Source: an optimization exercise on an open RTL-to-GDS flow (aim: small area). Production flows keep margins and buffers that such runs may drop. Function was checked by simulation only, so behaviour that the tests miss may differ from the original. Not every run is shown, and edits may drop behaviour that the tests do not exercise. Power and IR drop assume default switching activity.

==> flow/run.sh <==
#!/bin/bash
# synth_recipe.tcl (not shown) runs the flow's synth.tcl, then flattens the netlist and writes it again
# the make line also repeats each setting of config.mk as NAME=value (left out here)
make -C /OpenROAD-flow-scripts/flow DESIGN_CONFIG=/design/flow/config.mk WORK_HOME=/design/flow/orfs CLKGATE_MAP_FILE= SYNTH_SCRIPT=/design/flow/synth_recipe.tcl finish
==> flow/config.mk <==
export PLATFORM = sky130hd
export DESIGN_NAME = multi_object_trigger_runtime
export DESIGN_NICKNAME = multi_object_trigger_runtime
export VERILOG_FILES = /design/flow/design.v
export SDC_FILE = /design/flow/constraint.sdc
export NUM_CORES = 4
export LEC_CHECK = 0
export CAP_MARGIN = 20
export CORE_MARGIN = 2
export CORE_UTILIZATION = 40
export PLACE_DENSITY = 0.6
export SLEW_MARGIN = 20
==> flow/constraint.sdc <==
create_clock -name core_clock -period 8.0 [get_ports {clk_calculation}]
set_input_delay 1.6000 -clock core_clock [delete_from_list [all_inputs] [get_ports {clk_calculation}]]
set_output_delay 1.6000 -clock core_clock [all_outputs]
set_load 0.01 [all_outputs]
==> flow/design.v <==
`timescale 1ns / 1ps
module object_renderer(
    input [9:0] x,
    input [9:0] y,
    input [9:0] object_pos_x,
    input [9:0] object_pos_y,
    input [9:0] object_w,
    input [9:0] object_h,
    output render
);
    assign render = (x >= (object_pos_x)) && (x < (object_pos_x) + (object_w)) 
                    && (y >= (object_pos_y)) && (y < (object_pos_y) + (object_h)) ;
endmodule
`timescale 1ns / 1ps
module object_position_controller (
    input centi_second_tick,
    input object_control_level,
    input clk_calculation,
    input reset,
    input [2:0] movement_direction,
    input [9:0] object_pos_x,
    input [9:0] object_pos_y,
    input [4:0] object_speed,
    input [7:0] object_destroy_time,
    input [1:0] object_destroy_trigger,
    input sync_object_position,
    input  [9:0]  display_pos_x1,
    input  [9:0]  display_pos_y1,
    input  [9:0]  display_pos_x2,
    input  [9:0]  display_pos_y2,
    input [9:0]  object_w,
    input [9:0]  object_h,
    output reg update_object_position,
    output reg [9:0] object_override_w,
    output reg [9:0] object_override_h,
    output wire [9:0] object_override_pos_x,
    output wire [9:0] object_override_pos_y,
    output reg object_free
);
    reg object_free_override;
    localparam SCALE_FACTOR_BITS = 3;
    localparam SCALE_FACTOR = 8;
    reg [9+SCALE_FACTOR_BITS:0] object_override_pos_x_hired;
    reg [9+SCALE_FACTOR_BITS:0] object_override_pos_y_hired;
    reg [2:0] movement_direction_hired;
    reg [4:0] object_speed_hired;
    reg [9+SCALE_FACTOR_BITS:0] display_pos_x1_hired;
    reg [9+SCALE_FACTOR_BITS:0] display_pos_y1_hired;
    reg [9+SCALE_FACTOR_BITS:0] display_pos_x2_hired;
    reg [9+SCALE_FACTOR_BITS:0] display_pos_y2_hired;
    assign object_override_pos_x = object_override_pos_x_hired >> SCALE_FACTOR_BITS;
    assign object_override_pos_y = object_override_pos_y_hired >> SCALE_FACTOR_BITS;
    reg [7:0] object_destroy_time_count;
    reg [6:0] centi_second;
    reg [7:0] object_destroy_time_master;
    reg sync_master;
    reg update_master;
    always @(posedge clk_calculation) if (centi_second_tick) begin
        if(reset) begin
            object_free_override <= 0;
            centi_second <= 0;
            object_destroy_time_count <= 255;
            update_master <= 0;
        end if(!sync_master) begin
            object_free_override <= 0;
            object_destroy_time_count <= object_destroy_time_master;
            update_master <= 1;
        end else if (object_free) begin
            object_destroy_time_count <= 255;
            centi_second <= 0;
            object_free_override <= 0;
            update_master <= 0;
        end else begin
            update_master <= 0;
            if(centi_second == 100) begin
                centi_second <= 0;
                if(object_destroy_time_count > 0)
                    object_destroy_time_count <= object_destroy_time_count - 1;
            end else begin
                centi_second <= centi_second + 1;
            end
            if(object_destroy_time_count == 0) begin
                object_free_override <= 1;
            end 
        end
    end
    reg clk_obj_sync_1, clk_obj_sync_2;
    always @(posedge clk_calculation) begin
        clk_obj_sync_1 <= object_control_level;
        clk_obj_sync_2 <= clk_obj_sync_1;
    end
    wire obj_control_pulse = clk_obj_sync_1 & ~clk_obj_sync_2;
    always @(posedge clk_calculation) begin
        if(reset) begin
            update_object_position <= 0;
            object_override_pos_x_hired <= 0;
            object_override_pos_y_hired <= 0;
            object_free <= 1;
            display_pos_x1_hired <= 0;
            display_pos_y1_hired <= 0;
            display_pos_x2_hired <= 0;
            display_pos_y2_hired <= 0;
            object_override_w <= 0;
            object_override_h <= 0;
            movement_direction_hired <= movement_direction;
            object_speed_hired <= object_speed;
            sync_master <= 0;
        end else begin
            if (!sync_object_position) begin
                object_override_pos_x_hired <= object_pos_x << SCALE_FACTOR_BITS;
                object_override_pos_y_hired <= object_pos_y << SCALE_FACTOR_BITS;
                movement_direction_hired <= movement_direction;
                object_speed_hired <= object_speed;
                display_pos_x1_hired <=  display_pos_x1 << SCALE_FACTOR_BITS;
                display_pos_y1_hired <=  display_pos_y1 << SCALE_FACTOR_BITS;
                display_pos_x2_hired <=  display_pos_x2 << SCALE_FACTOR_BITS;
                display_pos_y2_hired <=  display_pos_y2 << SCALE_FACTOR_BITS;
                object_override_w <= object_w;
                object_override_h <= object_h;
                update_object_position <= 1;
                object_free <= 0;
                object_destroy_time_master <= object_destroy_time;
                sync_master <= 0;
            end else if (object_free) begin
                object_override_pos_x_hired <= 0;
                object_override_pos_y_hired <= 0;
                object_override_w <= 0;
                object_override_h <= 0;
                sync_master <= 1;
            end else begin
                update_object_position <= 0;
                if(update_master) begin
                    sync_master <= 1;
                end else begin
                    case (object_destroy_trigger)
                        2: begin
                            if (object_override_pos_x_hired > 640*SCALE_FACTOR ||
                                object_override_pos_x_hired + (object_override_w<<SCALE_FACTOR_BITS) < 0   ||
                                object_override_pos_y_hired > 480*SCALE_FACTOR ||
                                object_override_pos_y_hired + (object_override_h<<SCALE_FACTOR_BITS) < 0) begin
                                object_free <= 1;
                            end
                        end
                        1: begin
                            if (object_override_pos_x_hired > display_pos_x2_hired||
                                object_override_pos_x_hired + (object_override_w<<SCALE_FACTOR_BITS) < display_pos_x1_hired   ||
                                object_override_pos_y_hired > display_pos_y2_hired ||
                                object_override_pos_y_hired + (object_override_h<<SCALE_FACTOR_BITS) < display_pos_y1_hired) begin
                                object_free <= 1;
                            end
                        end
                    endcase
                    if(obj_control_pulse) begin
                        if(object_free_override)
                            object_free <= 1;
                        case (movement_direction_hired)
                            0: begin
                                object_override_pos_y_hired <= object_override_pos_y_hired - object_speed_hired;
                            end
                            1: begin
                                object_override_pos_y_hired <= object_override_pos_y_hired - object_speed_hired;
                                object_override_pos_x_hired <= object_override_pos_x_hired + object_speed_hired;       
                            end
                            2: begin
                                object_override_pos_x_hired <= object_override_pos_x_hired + object_speed_hired;       
                            end
                            3: begin
                                object_override_pos_y_hired <= object_override_pos_y_hired + object_speed_hired;
                                object_override_pos_x_hired <= object_override_pos_x_hired + object_speed_hired;       
                            end
                            4: begin
                                object_override_pos_y_hired <= object_override_pos_y_hired + object_speed_hired;   
                            end
                            5: begin
                                object_override_pos_y_hired <= object_override_pos_y_hired + object_speed_hired;
                                object_override_pos_x_hired <= object_override_pos_x_hired - object_speed_hired;       
                            end
                            6: begin
                                object_override_pos_x_hired <= object_override_pos_x_hired - object_speed_hired;       
                            end
                            7: begin
                                object_override_pos_y_hired <= object_override_pos_y_hired - object_speed_hired;
                                object_override_pos_x_hired <= object_override_pos_x_hired - object_speed_hired;       
                            end
                        endcase
                    end
                end
            end
        end
    end
endmodule
`timescale 1ns / 1ps
module multi_object_trigger_runtime #(
    parameter integer OBJECT_AMOUNT = 16
) (
    input centi_second_tick,
    input object_control_level,
    input clk_calculation,
    input reset,
    input [9:0] x,
    input [9:0] y,
    input [2:0] object_movement_direction,
    input [9:0] object_pos_x,
    input [9:0] object_pos_y,
    input [9:0] object_w,
    input [9:0] object_h,
    input [4:0] object_speed,
    input [7:0] object_destroy_time,
    input [1:0] object_destroy_trigger,
    input [9:0] player_pos_x,
    input [9:0] player_pos_y,
    input [9:0] player_w,
    input [9:0] player_h,
    input  [9:0]  display_pos_x1,
    input  [9:0]  display_pos_y1,
    input  [9:0]  display_pos_x2,
    input  [9:0]  display_pos_y2,
    input sync_object_position,
    input is_reset_stage,
    output reg update_object_position,
    output wire object_signal,
    output reg is_trigger_player 
);
    genvar i;
    integer it;
    integer k;
    reg get_itertor_ready_state_state;
    reg [9:0] itertor_ready_state;
    reg [OBJECT_AMOUNT-1: 0] object_ready_state ;
    wire [9:0] object_override_pos_x_hired [OBJECT_AMOUNT-1: 0];
    wire [9:0] object_override_pos_y_hired [OBJECT_AMOUNT-1: 0];
    wire [9:0] object_override_w_hired [OBJECT_AMOUNT-1: 0];
    wire [9:0] object_override_h_hired [OBJECT_AMOUNT-1: 0];
    reg [OBJECT_AMOUNT-1: 0] sync_object_position_i ;
    wire [OBJECT_AMOUNT-1: 0] update_object_position_i ;
    wire [OBJECT_AMOUNT-1: 0] object_signal_i ;
    wire [OBJECT_AMOUNT-1: 0] object_free_i;
    reg second_sync; 
    always @(posedge clk_calculation) begin
        is_trigger_player <= 0;
        for (it = 0; it < OBJECT_AMOUNT; it = it + 1) begin
             if (
                    (player_pos_x <  object_override_pos_x_hired[it] + object_override_w_hired[it]) &&
                    (player_pos_x + player_w > object_override_pos_x_hired[it]) &&
                    (player_pos_y <  object_override_pos_y_hired[it] + object_override_h_hired[it]) &&
                    (player_pos_y + player_h > object_override_pos_y_hired[it])
                ) begin
                    is_trigger_player <= 1;
                end
        end
    end
    assign object_signal = |object_signal_i;    
    always @(posedge clk_calculation) begin
        if(reset||is_reset_stage) begin
            update_object_position <= 0;
            itertor_ready_state <= 0;
            get_itertor_ready_state_state <= 0;
            second_sync <= 0;
            for (it = 0; it < OBJECT_AMOUNT; it = it + 1) begin
                object_ready_state[it] <= 1'b1;         
                sync_object_position_i[it] <= 1'b1;     
            end
        end else begin
            if (!sync_object_position) begin
                if(!get_itertor_ready_state_state) begin
                    for(it = 0; it < OBJECT_AMOUNT; it = it + 1) begin
                        if(object_ready_state[it]) begin
                            itertor_ready_state <= it; 
                        end
                    end
                    get_itertor_ready_state_state <= 1;
                 end else begin
                    object_ready_state[itertor_ready_state] <= 0;  
                    sync_object_position_i[itertor_ready_state] <= 0;
                    if (update_object_position_i[itertor_ready_state]) begin
                        sync_object_position_i[itertor_ready_state] <= 1'b1;
                        update_object_position <= 1;
                        get_itertor_ready_state_state <= 0;
                    end 
                 end
            end else begin
                update_object_position <= 0;
                get_itertor_ready_state_state <= 0;
                 for (it = 0; it < OBJECT_AMOUNT; it = it + 1) begin
                   sync_object_position_i[it] <= 1'b1;     
                   if(object_free_i[it]) begin
                        object_ready_state[it] <= 1;
                   end
               end
            end
        end
    end
    generate
        for (i = 0; i < OBJECT_AMOUNT; i = i + 1) begin : OBJECTS
            object_position_controller object_collider_position_control (
                .centi_second_tick(centi_second_tick),
                .object_control_level(object_control_level),
                .clk_calculation(clk_calculation),
                .reset(reset||is_reset_stage),
                .movement_direction(object_movement_direction),
                .object_pos_x(object_pos_x),
                .object_pos_y(object_pos_y),
                .object_speed(object_speed),
                .object_destroy_time(object_destroy_time),
                .object_destroy_trigger(object_destroy_trigger),
                .sync_object_position(sync_object_position_i[i]),
                .display_pos_x1(display_pos_x1),
                .display_pos_y1(display_pos_y1),
                .display_pos_x2(display_pos_x2),
                .display_pos_y2(display_pos_y2),
                .object_w(object_w),
                .object_h(object_h),
                .update_object_position(update_object_position_i[i]),
                .object_override_pos_x(object_override_pos_x_hired[i]),
                .object_override_pos_y(object_override_pos_y_hired[i]),
                .object_override_w(object_override_w_hired[i]),
                .object_override_h(object_override_h_hired[i]),
                .object_free(object_free_i[i])
            );
            object_renderer object_colider_render (
                .x(x),
                .y(y),
                .object_pos_x(object_override_pos_x_hired[i]),
                .object_pos_y(object_override_pos_y_hired[i]),
                .object_w(object_override_w_hired[i]),
                .object_h(object_override_h_hired[i]),
                .render(object_signal_i[i])
            );
        end
    endgenerate
endmodule
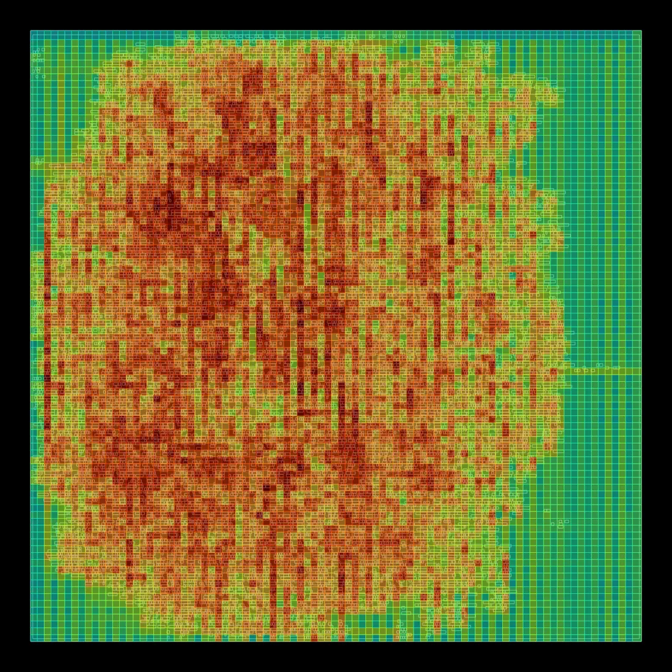
Figure 1: run 1, congestion heat map.
GRT Util Overall: 0.316
GR met2 Demand/Resource: 0.480
M1 GR Usage: 0.417

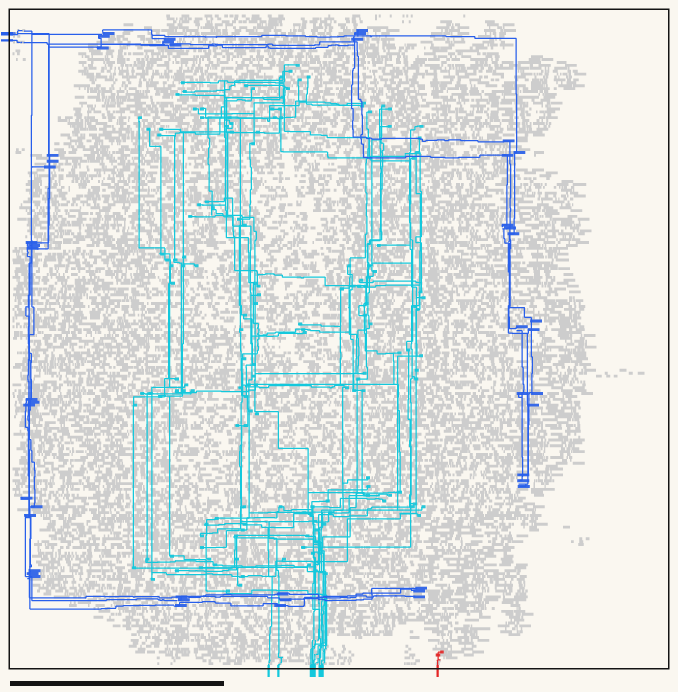
Figure 2: run 1, wires at chosen ports, followed through buffers.
Scale bar: 200 um.
legend:
  `is_reset_stage`:
    color: red
    direction: input
    edge: south
    end_cells: 2
    buffers: 1
    wire: 20.7 um
  `display_pos_x1`:
    color: cyan
    direction: input
    edge: south
    end_cells: 160
    buffers: 20
    wire: 14,200 um
  `object_movement_direction`:
    color: blue
    direction: input
    edge: west
    end_cells: 48
    buffers: 6
    wire: 5,820 um

==> results.toml, run 1 <==
[hold_path]
worstHoldPathCells = 0
hold_path_class = "flip-flop to flip-flop"

[routing]
top_layer = "met5"
routed_wirelength_mm = 623
met3_length_mm = 62.0
postRouteAntennaNets = 0
wire_per_inst_um = 27.9
dr.first_iter.drc_count = 15769

[job]
drv_cap = 0

[timing]
tightest_slew_ns = 1.21
finalCritPeriodShare = 0.948

[yosys]
syn_avg_cell_area_um2 = 8.86
synth_ff_type = "dfxtp_1"
synth_enable_flop_cells = 528
synth-seq-area-share = 0.301
yosysMostFrequentCell = "ha_1"

[clock_tree]
cts-root-buf = "clkbuf_16"

[setup_path]
crit_required_ns = 6.40

[power]
leakage_uw = 0.0713
sw_frac_of_total = 0.299
clkPwrFrac = 0.429
p_comb_frac = 0.164

[placed_design]
dp_hpwl_mm = 434
postPlaceCellArea_um2 = 158000
port_buffers = 166

[cells_and_area]
fin_area_um2 = 166000

[grt]
grt_use_met3 = 0.0591

[run_status]
status = "timing/DRC/antenna clean"

[die]
start_util = 0.402
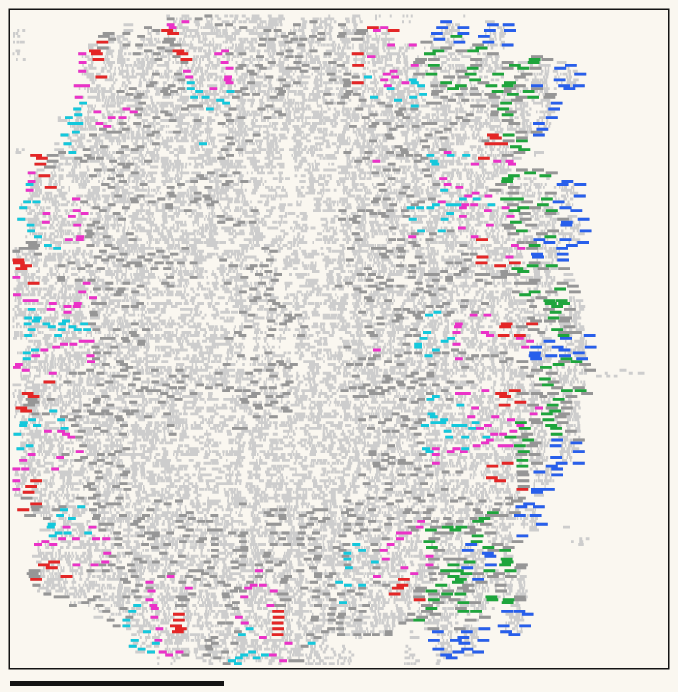
Figure 3: run 1, register map, names as in the netlist.
Scale bar: 200 um.
legend:
  `OBJECTS.object_collider_position_control.object_destroy_time_master`:
    color: green
    placed_flops: 128
    where: a column on the right
  `OBJECTS.object_collider_position_control.display_pos_y2_hired`:
    color: cyan
    placed_flops: 160
    where: all over the die
  `OBJECTS.object_collider_position_control.object_override_pos_y_hired`:
    color: magenta
    placed_flops: 208
    where: all over the die
  `OBJECTS.object_collider_position_control.centi_second`:
    color: blue
    placed_flops: 112
    where: a column on the right
  `OBJECTS.object_collider_position_control.object_speed_hired`:
    color: red
    placed_flops: 80
    where: all over the die
not colored: 1,305

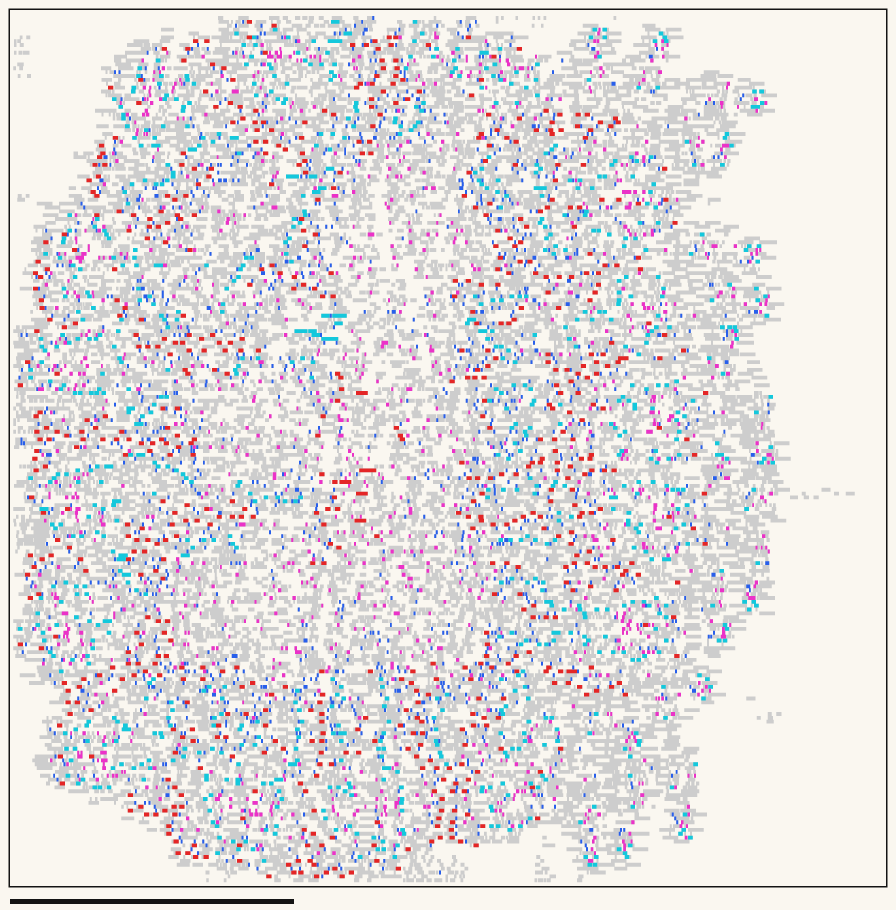
Figure 4: run 1, gate-type map.
Scale bar: 200 um.
legend:
  multiplexers:
    color: red
    cells: 711
  NAND gates:
    color: magenta
    cells: 1,357
    where: all over the die
  inverters:
    color: blue
    cells: 1,785
  XOR/XNOR gates:
    color: cyan
    cells: 874
    where: all over the die
Finished Layout Cells: 22,330
leading cell type in the layout, fill and taps excluded: ha_1
multi-input combinational area share: 0.579

-- run 1: layout make-up --
| type | instances | area share |
|---|---|---|
| multi-input combinational | 12585 | 0.579 |
| sequential | 1993 | 0.272 |
| inverter | 1785 | 0.0403 |
| clock buffer | 316 | 0.0400 |
| tap | 4972 | 0.0374 |
| timing repair buffer | 494 | 0.0226 |
| clock inverter | 115 | 0.00708 |
| antenna | 70 | 0.00105 |
-- run 1: worst max-delay path by stage --
stage	end	start	depth (start not counted)	slack, ns
2_1_floorplan	object_signal	y[0]	12	2.30
3_3_place_gp	object_signal	y[2]	13	0.62
3_5_place_dp	object_signal	y[2]	13	0.62
4_1_cts	object_signal	flip-flop	20	0.01
5_1_grt	object_signal	flip-flop	20	0.28
6_report	object_signal	flip-flop	19	0.42
-- run 1: power by group through the flow --
stage | registers (uW) | logic, uW | clock network, uW
finish | 10600 | 4280 | 11200
detailed placement | 10800 | 4130 | 0
CTS | 10600 | 4160 | 11300
global placement | 10800 | 4110 | 0
floorplan | 10800 | 2350 | 0
global route | 10600 | 4560 | 11700
-- run 1: stage by stage --
step / hold slack [ns] / power, uW / utilization / cells / setup slack, ns
final: 0.399 / 26100 / 0.446 / 22330 / 0.420
after global routing: 0.427 / 26900 / 0.446 / 22265 / 0.278
after CTS: 0.416 / 26100 / 0.445 / 22256 / 0.00951
after detailed placement: 0.433 / 15000 / 0.424 / 21825 / 0.618
after global placement: 0.431 / 14900 / 0.424 / 21825 / 0.620
after floorplan: 0.345 / 13100 / - / 16923 / 2.30
-- run 1: cells by family (layout without fill, tap and decap cells) --
kind of cell	Yosys count	after routing	share of synthesized area
DFF	1993	1993	0.301
xor gates and xnor gates	874	874	0.0511
and+or+nand+nor	3833	3833	0.120
other	0	70	0
muxes	711	711	0.0479
AOI/OAI and AO/OA	4488	4488	0.195
adders and majority gates	2679	2679	0.227
buffers and inverters	2345	2710	0.0587
-- run 1: critical path: stages (launching register included) --
cell and delay (ns):
dfxtp_1 0.49, ha_1 0.30, a21o_1 0.16, a21oi_1 0.23, o21bai_1 0.09, a21oi_1 0.22
o21bai_1 0.09, a21oi_1 0.30, o21bai_1 0.11, a21oi_1 0.33, xnor2_2 0.18, ha_1 0.33
and3_1 0.18, a221oi_1 0.08, nand3_1 0.09, a31oi_1 0.06, o211ai_1 0.40, nand4_1 0.59
or3_4 0.61, dlymetal6s2s_1 0.20
==> run 2: a larger rewrite; changed files in full <==
==> flow/design.v <==
`timescale 1ns / 1ps
module object_renderer (
    input [9:0] x_n,
    input [9:0] y_n,
    input [9:0] player_x_n,
    input [9:0] player_y_n,
    input [9:0] player_ex_n,
    input [9:0] player_ey_n,
    input [9:0] px,
    input [9:0] py,
    input [9:0] ex,
    input [9:0] ey,
    input hid,
    output render,
    output overlap
);
    function lt_c;
        input [9:0] a_n;
        input [9:0] b;
        input cin;
        integer k;
        reg c;
        begin
            c = cin;
            for (k = 0; k < 10; k = k + 1)
                c = (a_n[k] & b[k]) | (a_n[k] & c) | (b[k] & c);
            lt_c = c;
        end
    endfunction
    assign render = !hid && !lt_c(x_n, px, 1'b0) && lt_c(x_n, ex, 1'b0) &&
                    !lt_c(y_n, py, 1'b0) && lt_c(y_n, ey, 1'b0);
    assign overlap = !hid && lt_c(player_x_n, ex, 1'b0) && !lt_c(player_ex_n, px, 1'b1) &&
                     lt_c(player_y_n, ey, 1'b0) && !lt_c(player_ey_n, py, 1'b1);
endmodule
`timescale 1ns / 1ps
module object_position_controller (
    input clk,
    input rst,
    input tick,
    input pulse,
    input load,
    input [2:0] dir_in,
    input [9:0] px_in,
    input [9:0] py_in,
    input [9:0] ex_in,
    input [9:0] ey_in,
    input [4:0] speed_in,
    input [7:0] time_in,
    input [1:0] trig_mode,
    input [9:0] wx1_in,
    input [9:0] wy1_in,
    input [9:0] wx2_in,
    input [9:0] wy2_in,
    output [9:0] px,
    output [9:0] py,
    output [9:0] ex,
    output [9:0] ey,
    output reg hid,
    output reg free
);
    reg [12:0] pos_x, pos_y;
    reg [9:0] ex_r, ey_r;
    reg [2:0] dir;
    reg [4:0] speed;
    reg [9:0] wx1_n, wy1_n, wx2_n, wy2_n;
    reg [7:0] master;
    reg [7:0] cnt;
    reg [6:0] cs;       
    reg fo, um, sm;
    function lt_c;
        input [9:0] a_n;
        input [9:0] b;
        input cin;
        integer k;
        reg c;
        begin
            c = cin;
            for (k = 0; k < 10; k = k + 1)
                c = (a_n[k] & b[k]) | (a_n[k] & c) | (b[k] & c);
            lt_c = c;
        end
    endfunction
    function [22:0] step;
        input [12:0] p;
        input [9:0] e;
        input [4:0] s;
        input sub;
        integer k;
        reg c, c3;
        reg [12:0] b;
        begin
            b = {{8{sub}}, s ^ {5{sub}}};
            c = sub;
            for (k = 0; k < 13; k = k + 1) begin
                step[k] = p[k] ^ b[k] ^ c;
                c = (p[k] & b[k]) | (p[k] & c) | (b[k] & c);
                if (k == 2) c3 = c;
            end
            c = c3;
            for (k = 3; k < 13; k = k + 1) begin
                step[k+10] = e[k-3] ^ b[k] ^ c;
                c = (e[k-3] & b[k]) | (e[k-3] & c) | (b[k] & c);
            end
        end
    endfunction
    wire x_add = (dir == 3'd1) || (dir == 3'd2) || (dir == 3'd3);
    wire x_sub = dir[2] && (dir != 3'd4);
    wire y_add = (dir == 3'd3) || (dir == 3'd4) || (dir == 3'd5);
    wire y_sub = (dir == 3'd0) || (dir == 3'd1) || (dir == 3'd7);
    assign px = pos_x[12:3];
    assign py = pos_y[12:3];
    assign ex = ex_r;
    assign ey = ey_r;
    wire [22:0] step_x = step(pos_x, ex_r, speed, x_sub);
    wire [22:0] step_y = step(pos_y, ey_r, speed, y_sub);
    wire run = !rst && !load && !free;
    wire act = run && !um;
    wire gt_x2 = lt_c(wx2_n, px, |pos_x[2:0]);     
    wire gt_y2 = lt_c(wy2_n, py, |pos_y[2:0]);
    wire lt_x1 = !lt_c(wx1_n, ex, 1'b1);           
    wire lt_y1 = !lt_c(wy1_n, ey, 1'b1);
    wire off_screen = (pos_x[12] && (pos_x[11] || (pos_x[10] && |pos_x[9:0]))) ||
                      pos_y[12] || (&pos_y[11:8] && |pos_y[7:0]);
    wire rule_hit = (trig_mode == 2'd2) ? off_screen :
                    (trig_mode == 2'd1) ? (gt_x2 || lt_x1 || gt_y2 || lt_y1) : 1'b0;
    wire mv = act && pulse;
    always @(posedge clk) begin
        if (load) begin
            pos_x <= {px_in, 3'b000};
            pos_y <= {py_in, 3'b000};
            ex_r <= ex_in;
            ey_r <= ey_in;
        end else begin
            if (mv && (x_add || x_sub))
                {ex_r, pos_x} <= step_x;
            if (mv && (y_add || y_sub))
                {ey_r, pos_y} <= step_y;
        end
        if (load) begin
            dir <= dir_in; speed <= speed_in;
            wx1_n <= ~wx1_in; wy1_n <= ~wy1_in; wx2_n <= ~wx2_in; wy2_n <= ~wy2_in;
            master <= time_in;
        end
    end
    always @(posedge clk) begin
        if (rst) begin
            free <= 1'b1;
            hid <= 1'b1;
            sm <= 1'b0;
        end else if (load) begin
            free <= 1'b0;
            hid <= 1'b0;
            sm <= 1'b0;
        end else if (free) begin
            hid <= 1'b1;
            sm <= 1'b1;
        end else if (um) begin
            sm <= 1'b1;
        end else if (rule_hit || (pulse && fo)) begin
            free <= 1'b1;
        end
    end
    wire cs_wrap = (cs == 7'd22);
    wire [6:0] cs_next = {cs[5:0], ~(cs[6] ^ cs[5])};
    always @(posedge clk) if (tick) begin
        um <= !sm;
        if (!sm) begin
            fo <= 1'b0;
            cnt <= master;
            if (rst) cs <= 7'd0;
        end else if (free) begin
            fo <= 1'b0;
            cnt <= 8'd255;
            cs <= 7'd0;
        end else begin
            fo <= (cnt == 8'd0) || (fo && !rst);
            cs <= cs_wrap ? 7'd0 : cs_next;
            if (cs_wrap && cnt != 8'd0)
                cnt <= cnt - 8'd1;
            else if (rst)
                cnt <= 8'd255;
        end
    end
endmodule
`timescale 1ns / 1ps
module multi_object_trigger_runtime #(
    parameter integer OBJECT_AMOUNT = 16
) (
    input centi_second_tick,
    input object_control_level,
    input clk_calculation,
    input reset,
    input [9:0] x,
    input [9:0] y,
    input [2:0] object_movement_direction,
    input [9:0] object_pos_x,
    input [9:0] object_pos_y,
    input [9:0] object_w,
    input [9:0] object_h,
    input [4:0] object_speed,
    input [7:0] object_destroy_time,
    input [1:0] object_destroy_trigger,
    input [9:0] player_pos_x,
    input [9:0] player_pos_y,
    input [9:0] player_w,
    input [9:0] player_h,
    input  [9:0]  display_pos_x1,
    input  [9:0]  display_pos_y1,
    input  [9:0]  display_pos_x2,
    input  [9:0]  display_pos_y2,
    input sync_object_position,
    input is_reset_stage,
    output reg update_object_position,
    output wire object_signal,
    output reg is_trigger_player
);
    genvar i;
    integer it;
    wire rst = reset || is_reset_stage;
    reg get_iter;
    reg [3:0] iter;
    reg [OBJECT_AMOUNT-1:0] ready;
    reg loading;
    reg loaded;      
    wire [OBJECT_AMOUNT-1:0] free_i;
    wire [OBJECT_AMOUNT-1:0] hid_i;
    wire [OBJECT_AMOUNT-1:0] render_i;
    wire [OBJECT_AMOUNT-1:0] overlap_i;
    reg [3:0] hi_ready;
    always @(*) begin
        hi_ready = iter;
        for (it = 0; it < OBJECT_AMOUNT; it = it + 1)
            if (ready[it]) hi_ready = it;
    end
    always @(posedge clk_calculation) begin
        loaded <= !rst && loading;
        if (rst) begin
            update_object_position <= 1'b0;
            iter <= 4'd0;
            get_iter <= 1'b0;
            loading <= 1'b0;
            ready <= {OBJECT_AMOUNT{1'b1}};
        end else if (!sync_object_position) begin
            if (!get_iter) begin
                iter <= hi_ready;
                get_iter <= 1'b1;
            end else begin
                ready[iter] <= 1'b0;
                loading <= 1'b1;
                if (loaded) begin
                    loading <= 1'b0;
                    update_object_position <= 1'b1;
                    get_iter <= 1'b0;
                end
            end
        end else begin
            update_object_position <= 1'b0;
            get_iter <= 1'b0;
            loading <= 1'b0;
            ready <= ready | free_i;
        end
    end
    reg lvl_1, lvl_2;
    always @(posedge clk_calculation) begin
        lvl_1 <= object_control_level;
        lvl_2 <= lvl_1;
    end
    wire pulse = lvl_1 & ~lvl_2;
    wire [9:0] spawn_ex = object_pos_x + object_w;
    wire [9:0] spawn_ey = object_pos_y + object_h;
    wire [9:0] player_ex = player_pos_x + player_w;
    wire [9:0] player_ey = player_pos_y + player_h;
    always @(posedge clk_calculation)
        is_trigger_player <= |overlap_i;
    assign object_signal = |render_i;
    generate
        for (i = 0; i < OBJECT_AMOUNT; i = i + 1) begin : OBJECTS
            wire [9:0] px, py, ex, ey;
            object_position_controller ctrl (
                .clk(clk_calculation),
                .rst(rst),
                .tick(centi_second_tick),
                .pulse(pulse),
                .load(!rst && loading && iter == i),
                .dir_in(object_movement_direction),
                .px_in(object_pos_x),
                .py_in(object_pos_y),
                .ex_in(spawn_ex),
                .ey_in(spawn_ey),
                .speed_in(object_speed),
                .time_in(object_destroy_time),
                .trig_mode(object_destroy_trigger),
                .wx1_in(display_pos_x1),
                .wy1_in(display_pos_y1),
                .wx2_in(display_pos_x2),
                .wy2_in(display_pos_y2),
                .px(px),
                .py(py),
                .ex(ex),
                .ey(ey),
                .hid(hid_i[i]),
                .free(free_i[i])
            );
            object_renderer rend (
                .x_n(~x),
                .y_n(~y),
                .player_x_n(~player_pos_x),
                .player_y_n(~player_pos_y),
                .player_ex_n(~player_ex),
                .player_ey_n(~player_ey),
                .px(px),
                .py(py),
                .ex(ex),
                .ey(ey),
                .hid(hid_i[i]),
                .render(render_i[i]),
                .overlap(overlap_i[i])
            );
        end
    endgenerate
endmodule
==> flow/config.mk <==
export PLATFORM = sky130hd
export DESIGN_NAME = multi_object_trigger_runtime
export DESIGN_NICKNAME = multi_object_trigger_runtime
export VERILOG_FILES = /design/flow/design.v
export SDC_FILE = /design/flow/constraint.sdc
export NUM_CORES = 4
export LEC_CHECK = 0
export CAP_MARGIN = 20
export CORE_MARGIN = 2
export CORE_UTILIZATION = 65
export PLACE_DENSITY = 0.72
export SLEW_MARGIN = 20
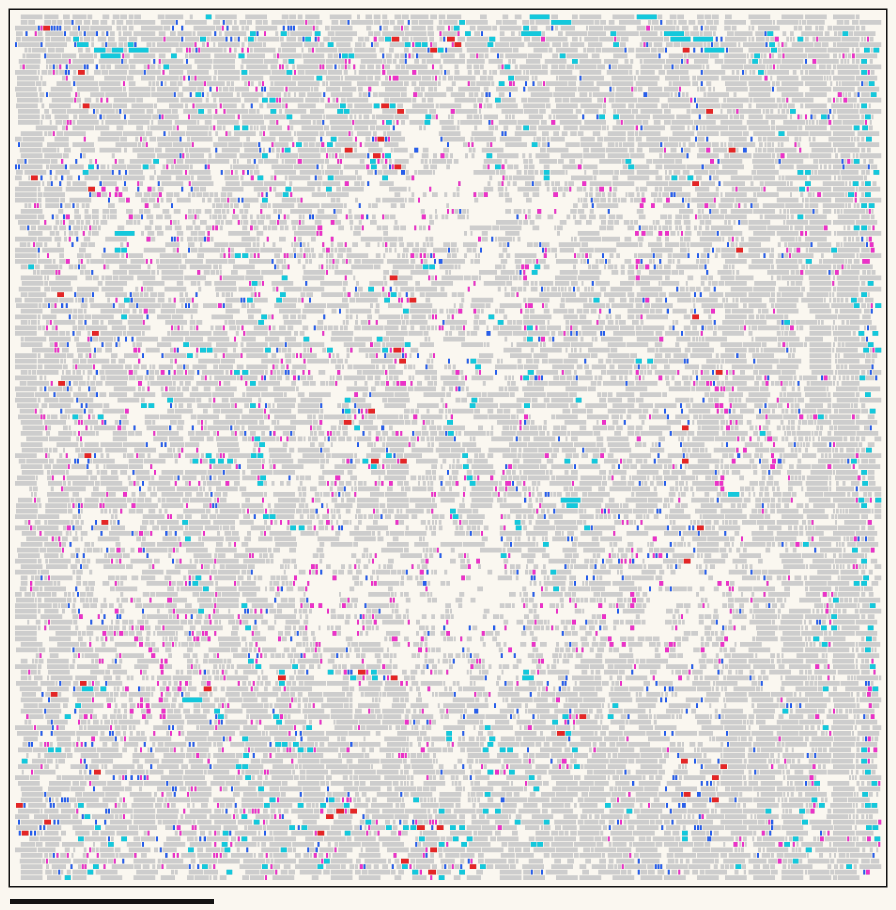
Figure 5: run 2, gate-type map.
Scale bar: 100 um.
legend:
  multiplexers:
    color: red
    cells: 66
    where: all over the die
  XOR/XNOR gates:
    color: cyan
    cells: 423
    where: all over the die
  NAND gates:
    color: magenta
    cells: 1,182
    where: all over the die
  inverters:
    color: blue
    cells: 844
    where: all over the die

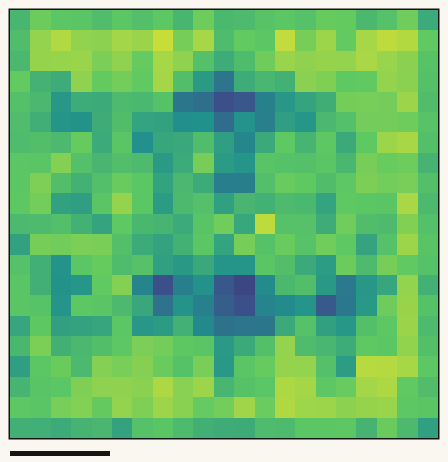
Figure 6: run 2, local utilization.
Scale bar: 100 um. 21 x 21 tiles, from dark purple (low) to yellow (high), 0 to 100% covered.
mean over tiles: 69%
tiles over 75% full: 33%
fullest tile: 92%

==> results.toml, run 2 <==
[run_status]
status = "complete, but fails checks"
violations = "negative setup slack"

[yosys]
synth_ff_type = "edfxtp_1"
syn_avg_cell_area_um2 = 11.0
post-synth-top-area-fraction = 0.462
yosysMostFrequentCell = "edfxtp_1"
synthTopCellsByCount = "edfxtp_1 (1,808), nand2_1 (900), inv_1 (830)"
synth_enable_flop_cells = 1808
yosysTopAreaCell = "edfxtp_1"
async_reset_ff_frac = 0

[routing]
wire_per_inst_um = 35.4
postRouteAntennaNets = 0
routed_wirelength_mm = 474
num_vias = 97490
dr.first_iter.drc_count = 18865

[placed_design]
placed_cells = 12963
dp_hpwl_mm = 353
port_buffers = 166

[timing]
finalSetupViolCount = 1
tightest_slew_ns = 1.27
relSlewSlack = 0.151
fin_ws_ns = -0.114
finalCritPeriodShare = 1.01

[hold_path]
worstHoldPathCells = 0
hold_path_class = "flip-flop to flip-flop"

[setup_path]
path_delay_family = "simple AND/OR/NAND/NOR gates"
slowest_stage = "clkdlybuf4s50_1"
crit_required_ns = 6.40
crit_cells = 12
crit_path_cell_trace = "clkdlybuf4s50_1 -> nand2_1 -> o22ai_1 -> a21oi_1 -> maj3_1 -> o2111ai_1 -> nand4b_1 -> o311ai_0 -> nor4_2 -> nand4_1 -> or4_4 -> clkdlybuf4s50_1"
critPathMaxStageDelay_ns = 0.84
timing.critical_path.buf_inv = 2

[cells_and_area]
final_common_cell = "edfxtp_1"
layout.cells.non_filler = 13371

[grt]
gr-usage-all-layers = 0.508

[clock_tree]
cts-root-buf = "clkbuf_16"

[power]
leakage_uw = 0.0460

[die]
pin_count = 167
start_util = 0.652
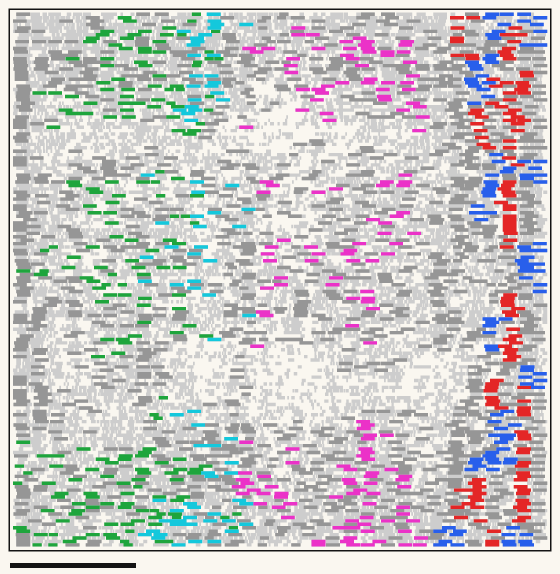
Figure 7: run 2, register map, names as in the netlist.
Scale bar: 100 um.
legend:
  `OBJECTS.ctrl.pos_x`:
    color: green
    placed_flops: 208
    where: a column on the left
  `OBJECTS.ctrl.wy2_n`:
    color: magenta
    placed_flops: 160
  `OBJECTS.ctrl.speed`:
    color: cyan
    placed_flops: 80
  `OBJECTS.ctrl.master`:
    color: red
    placed_flops: 128
    where: a column on the right
  `OBJECTS.ctrl.cs`:
    color: blue
    placed_flops: 112
    where: a column on the right
not colored: 1,291
register share of the cell area: 0.444
register area: 57,700 um^2
Final Util: 0.721

-- run 2: kinds of logic after synthesis --
group	count (synthesis)	share of synthesized area
and+or+nand+nor	2596	0.101
DFF	1979	0.491
xor gates and xnor gates	423	0.0315
buffers and inverters	1385	0.0446
adders and majority gates	1259	0.164
muxes	66	0.00582
AOI/OAI and AO/OA	2924	0.162
-- run 2: routing by layer --
layer  share of wire  track usage  up-vias
met3            0.18        0.239     2120
met1            0.34        0.656    46536
met4           0.086        0.329       14
met2            0.39        0.682     9495
met5         0.00067       0.0120        -
li1                -            -    39325
-- run 2: stage by stage --
step | total power [uW] | setup slack [ns] | hold slack, ns | area (um^2)
floorplan | 12400 | 1.20 | 0.324 | 117000
global placement | 13500 | -0.0697 | 0.331 | 123000
detailed placement | 13500 | -0.0401 | 0.335 | 123000
CTS | 23000 | 0.00291 | 0.348 | 130000
global route | 23500 | 0.00342 | 0.367 | 130000
finish | 23200 | -0.114 | 0.347 | 130000
-- run 2: repair_timing --
| item | in CTS | in global routing |
|---|---|---|
| buffers inserted | 0 | 0 |
| resized for setup | 1 | 4 |
| endpoints found under the setup margin | 1 | 1 |
| hold buffers | 0 | 0 |
| pin swaps | 0 | 0 |
| endpoints found under the hold margin | 0 | 0 |
-- run 2: worst paths after layout --
path / startpoint / endpoint / slack, ns
min reg2reg: lvl_1$_DFF_P_ / lvl_2$_DFF_P_ / 0.35
max reg2reg: OBJECTS[8].ctrl.dir[1]$_DFFE_PP_ / OBJECTS[8].ctrl.ey_r[9]$_DFFE_PP_ / 0.83
min: lvl_1$_DFF_P_ / lvl_2$_DFF_P_ / 0.35
max: y[6] / object_signal / -0.11
-- run 2: area by class of cell --
cell class / count / area (um^2) / area share
clock inverters: 111 / 1220 / 0.00940
flip-flops and latches: 1979 / 57700 / 0.444
multi-input cells: 7268 / 55000 / 0.423
diodes: 24 / 60.1 / 0.000462
well taps: 2370 / 2970 / 0.0228
inverters: 844 / 3200 / 0.0247
clock buffers: 271 / 5450 / 0.0420
repair buffers: 504 / 4280 / 0.0329
-- run 2: where the power goes --
group / total, uW / internal (uW) / leakage (uW) / switching, uW
clock: 9800 / 5430 / 0.00325 / 4370
combinational: 2060 / 528 / 0.0250 / 1530
sequential: 11400 / 11300 / 0.0177 / 83.1
==> run 3: changes to the inputs <==
==> flow/flow/run.sh (new file) <==
#!/bin/bash
# Layout flow: the standard flow (standard.sh), with these changes:
#  - synthesis maps the logic with an area-oriented ABC script (flow/abc_area.script)
#    in place of ORFS's delay-oriented one; everything else in synthesis is the
#    standard script (synth_recipe.tcl + ORFS synth.tcl), so registers are unchanged;
#  - ports are buffered with buf_2 cells (instead of the slow clkdlybuf4s50 delay cells);
#  - clock tree synthesis uses clkbuf_4 clock buffers and no dummy loads.
# Each tool's output goes to logs in this folder (ORFS keeps its own under orfs/logs).
set -euo pipefail
W=$(pwd)
ABC="$W/flow/abc_area.script"

# ORFS synth.tcl with the ABC script swapped (abc_args is "-script <file> ...")
sed -e "s#^source \$::env(SCRIPTS_DIR)/synth_preamble.tcl\$#&\nset abc_args [lreplace \$abc_args 1 1 $ABC]#" \
    "$FLOW_HOME/scripts/synth.tcl" > "$W/synth_body.tcl"
grep -q 'lreplace $abc_args 1 1' "$W/synth_body.tcl"
# The standard flow's synthesis wrapper, sourcing that copy
sed -e "s#source \$::env(SCRIPTS_DIR)/synth.tcl#source $W/synth_body.tcl#" \
    "$W/synth_recipe.tcl" > "$W/own_synth.tcl"
grep -q "synth_body.tcl" "$W/own_synth.tcl"

CTS="-sink_clustering_enable -repair_clock_nets -dont_use_dummy_load -buf_list sky130_fd_sc_hd__clkbuf_4"
bash "$W/standard.sh" "SYNTH_SCRIPT=$W/own_synth.tcl" "CTS_ARGS=$CTS" \
    "BUFFER_PORTS_ARGS=-buffer_cell sky130_fd_sc_hd__buf_2" finish > "$W/standard.log" 2>&1
test -s "$W/out/final.def"
==> flow/flow/abc_area.script (new file) <==
strash
&get -n
&st
&dch -f
&nf -a -R 1000
&put
==> flow/standard.sh (new file) <==
#!/bin/bash
# synth_recipe.tcl (not shown) runs the flow's synth.tcl, then flattens the netlist and writes it again
# the make line also repeats each setting of config.mk as NAME=value (left out here)
make -C /OpenROAD-flow-scripts/flow DESIGN_CONFIG=/design/flow/config.mk WORK_HOME=/design/flow/orfs CLKGATE_MAP_FILE= SYNTH_SCRIPT=/design/flow/synth_recipe.tcl "${@:-finish}"
--- a/flow/config.mk
+++ b/flow/config.mk
@@ -10,3 +10,4 @@
 export CORE_UTILIZATION = 65
 export PLACE_DENSITY = 0.72
+export SETUP_SLACK_MARGIN = 0.1
 export SLEW_MARGIN = 20
removed: flow/run.sh
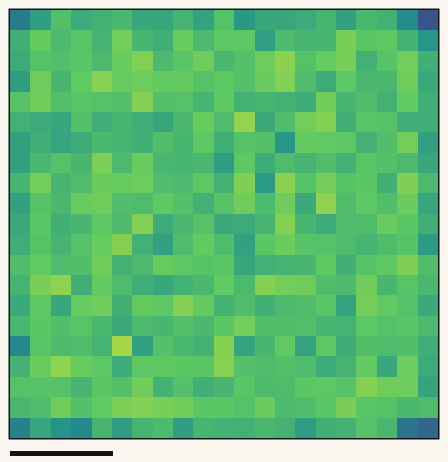
Figure 8: run 3, local utilization.
Scale bar: 100 um. 21 x 21 tiles, from dark purple (low) to yellow (high), 0 to 100% covered.
fullest tile: 86%
tiles over 75% full: 22%
mean over tiles: 69%

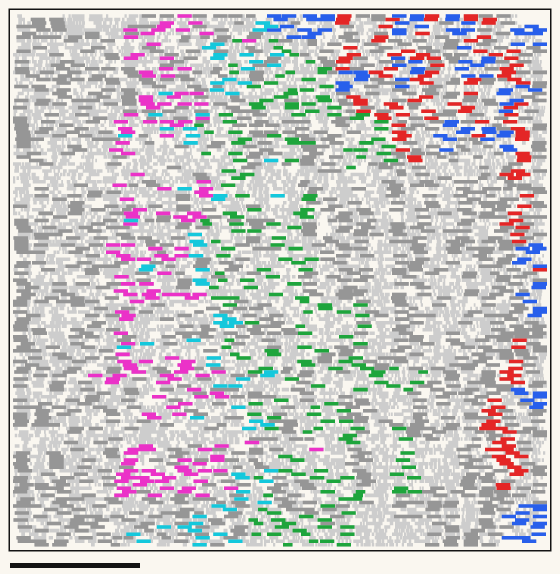
Figure 9: run 3, register map, names as in the netlist.
Scale bar: 100 um.
legend:
  `OBJECTS.ctrl.wy2_n`:
    color: magenta
    placed_flops: 160
    where: a column on the left
  `OBJECTS.ctrl.master`:
    color: red
    placed_flops: 128
  `OBJECTS.ctrl.speed`:
    color: cyan
    placed_flops: 80
    where: a column down the middle
  `OBJECTS.ctrl.cs`:
    color: blue
    placed_flops: 112
  `OBJECTS.ctrl.pos_x`:
    color: green
    placed_flops: 208
not colored: 1,291
register share of the cell area: 0.471
Final Util: 0.724
seq pwr: 11,400 uW

==> results.toml, run 3 <==
[power]
ir_worst_vdd_mv = 0.178
leakage_uw = 0.0406

[cells_and_area]
final_common_cell = "edfxtp_1"
fin_area_um2 = 122000
layout.cells.non_filler = 12376

[placed_design]
port_buffers = 166
dp_hpwl_mm = 287
postPlaceCellArea_um2 = 117000
placed_cells = 11742

[setup_path]
crit_required_ns = 6.40
r2r_slack_ns = 0.72
reg2reg_from = "OBJECTS[4].ctrl.dir[2]$_DFFE_PP_"
crit_start = "OBJECTS[8].ctrl.pos_x[3]$_DFFE_PP_"
r2r-end = "OBJECTS[4].ctrl.ey_r[9]$_DFFE_PP_"
endpoint = "object_signal"

[timing]
finalSetupTns_ns = 0
finalCritPeriodShare = 0.992
skew_ns = 0.118
tightest_slew_ns = 1.30
finalSetupViolCount = 0
whs_ns = 0.318
relSlewSlack = 0.133

[yosys]
synth_top_family_by_area = "adder cells"
synthTopCellsByCount = "edfxtp_1 (1,808), maj3_1 (994), clkinv_1 (864)"
syn_avg_cell_area_um2 = 12.2
synth_enable_flop_cells = 1808
synthSimpleGateAreaFrac = 0.0727
synth-xor-area-share = 0.0296
post-synth-top-area-fraction = 0.490
ys_types = 48
synth_ff_type = "edfxtp_1"
async_reset_ff_frac = 0
synth-seq-area-share = 0.521
synth-adder-area-share = 0.215
synthMuxAreaShare = 0.00289
synth_compound_area_frac = 0.130
yosysMostFrequentCell = "edfxtp_1"

[clock_tree]
cts-root-buf = "clkbuf_4"
cts.sinks = 1979
ctsHoldBuffers = 0
h-tree-depth = 6

[die]
die_area_um2 = 174000
die_w_um = 417
pin_count = 167
core_um2 = 169000
start_util = 0.654

[grt]
grt_overflow_total = 0

[run_status]
status = "timing/DRC/antenna clean"

[routing]
routed_wirelength_mm = 401
dr.first_iter.drc_count = 13296
num_vias = 86656

[hold_path]
hold_path_class = "input port to flip-flop"

[job]
drv_cap = 0
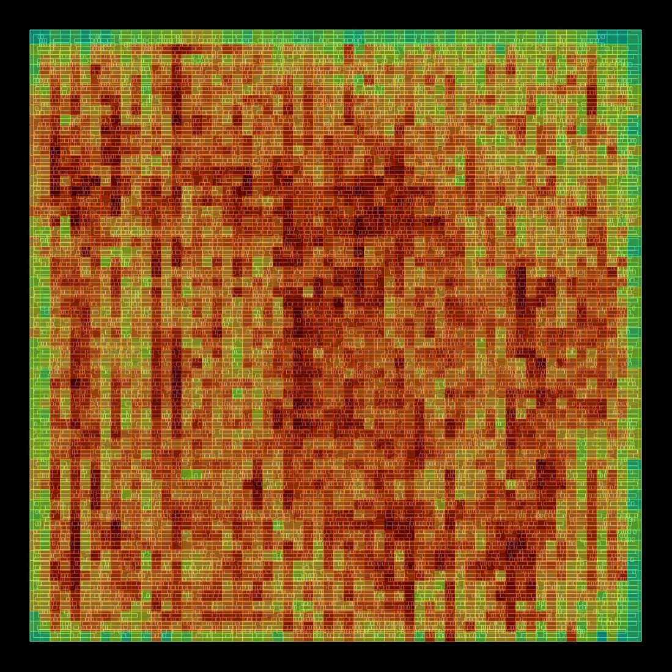
Figure 10: run 3, congestion heat map.
GRT Util Overall: 0.461
drt wl/cell: 32.4 um

-- run 3: routing by layer --
metal | vias to the layer above | track usage | wire, um
met2 | 7208 | 0.652 | 168000
met4 | 18 | 0.293 | 31300
met1 | 41846 | 0.605 | 139000
met3 | 1648 | 0.167 | 62500
met5 | - | 0.00445 | 318
li1 | 35936 | - | -
-- run 3: where the power goes --
group          internal [uW]  total (uW)  switching, uW
combinational            557        1970           1410
sequential             11300       11400           74.2
clock                   3120        7180           4070
total                  15000       20500           5560
-- run 3: worst min path at each step --
stage	endpoint	cells past startpoint	startpoint	slack [ns]
floorplan	lvl_2$_DFF_P_	0	lvl_1$_DFF_P_	0.34
global placement	lvl_2$_DFF_P_	0	lvl_1$_DFF_P_	0.37
detailed placement	lvl_2$_DFF_P_	0	lvl_1$_DFF_P_	0.37
CTS	lvl_1$_DFF_P_	1	object_control_level	0.26
global route	lvl_1$_DFF_P_	1	object_control_level	0.28
finish	lvl_1$_DFF_P_	1	object_control_level	0.32
-- run 3: layout make-up --
| class | instances | area [um^2] | share of cell area |
|---|---|---|---|
| Sequential cell | 1979 | 57700 | 0.471 |
| Multi-Input combinational cell | 6262 | 51000 | 0.416 |
| Clock buffer | 547 | 4110 | 0.0335 |
| Timing Repair Buffer | 491 | 3560 | 0.0291 |
| Inverter | 864 | 3300 | 0.0269 |
| Tap cell | 2218 | 2780 | 0.0227 |
| Antenna cell | 15 | 37.5 | 0.000306 |
-- run 3: what timing repair did --
action / in CTS / in global routing
pin swaps: 45 / 72
endpoints found under the hold margin: 0 / 0
setup buffers: 32 / 40
setup endpoints to repair: 1 / 1
gates resized for setup: 129 / 171
-- run 3: worst max-delay path, stage by stage, from the launching register on --
cell and delay (ns):
edfxtp_1 0.46, nor2b_1 0.17, maj3_1 0.37, a21oi_2 0.13, a21oi_1 0.05, maj3_1 0.36
maj3_1 0.37, maj3_1 0.38, maj3_1 0.38, maj3_1 0.37, maj3_1 0.36, maj3_1 0.40
nor4_4 0.15, and2_4 0.23, a211oi_2 0.05, nor4b_4 0.17, buf_4 0.15, nand2_4 0.09
buf_6 0.12, buf_6 0.09
-- run 3: per-stage QoR --
| step | setup WS, ns | total power [uW] |
|---|---|---|
| after floorplan | 0.376 | 12400 |
| after global placement | -1.06 | 13400 |
| after detailed placement | -0.996 | 13400 |
| after CTS | 0.100 | 20400 |
| after global routing | 0.0387 | 21000 |
| final | 0.0629 | 20500 |

## re-timing with driven ports
Ports are ideal in the flow. The routed layouts listed here were re-timed in OpenROAD. Step 1, drivers: a clkbuf_16 drives clk_calculation and a buf_2 each remaining input, both assumed. Step 2, shift: input delay + t, output delay - t, t = (earliest + latest rising clock arrival at the registers) / 2. This alone moves slack from input paths to output paths. Three values: ideal, step 1, step 2; two values: the first two.
run	shift t [ns]	setup slack, ns	worst setup path after step 2	latest minus earliest clock arrival (ns)
run 1	1.037	0.420 / 0.312 / 0.530	input to register	0.069 / 0.070
run 2	0.991	-0.114 / -0.143 / -0.143	input to output	0.044 / 0.044
run 3	1.517	0.063 / -0.107 / -0.107	input to output	0.139 / 0.139
With both steps, setup timing fails in run 3, where it was met with ideal ports. For run 3, which loses most, drivers alone change the setup slack by -0.170 ns; drivers and shift together by -0.170 ns.
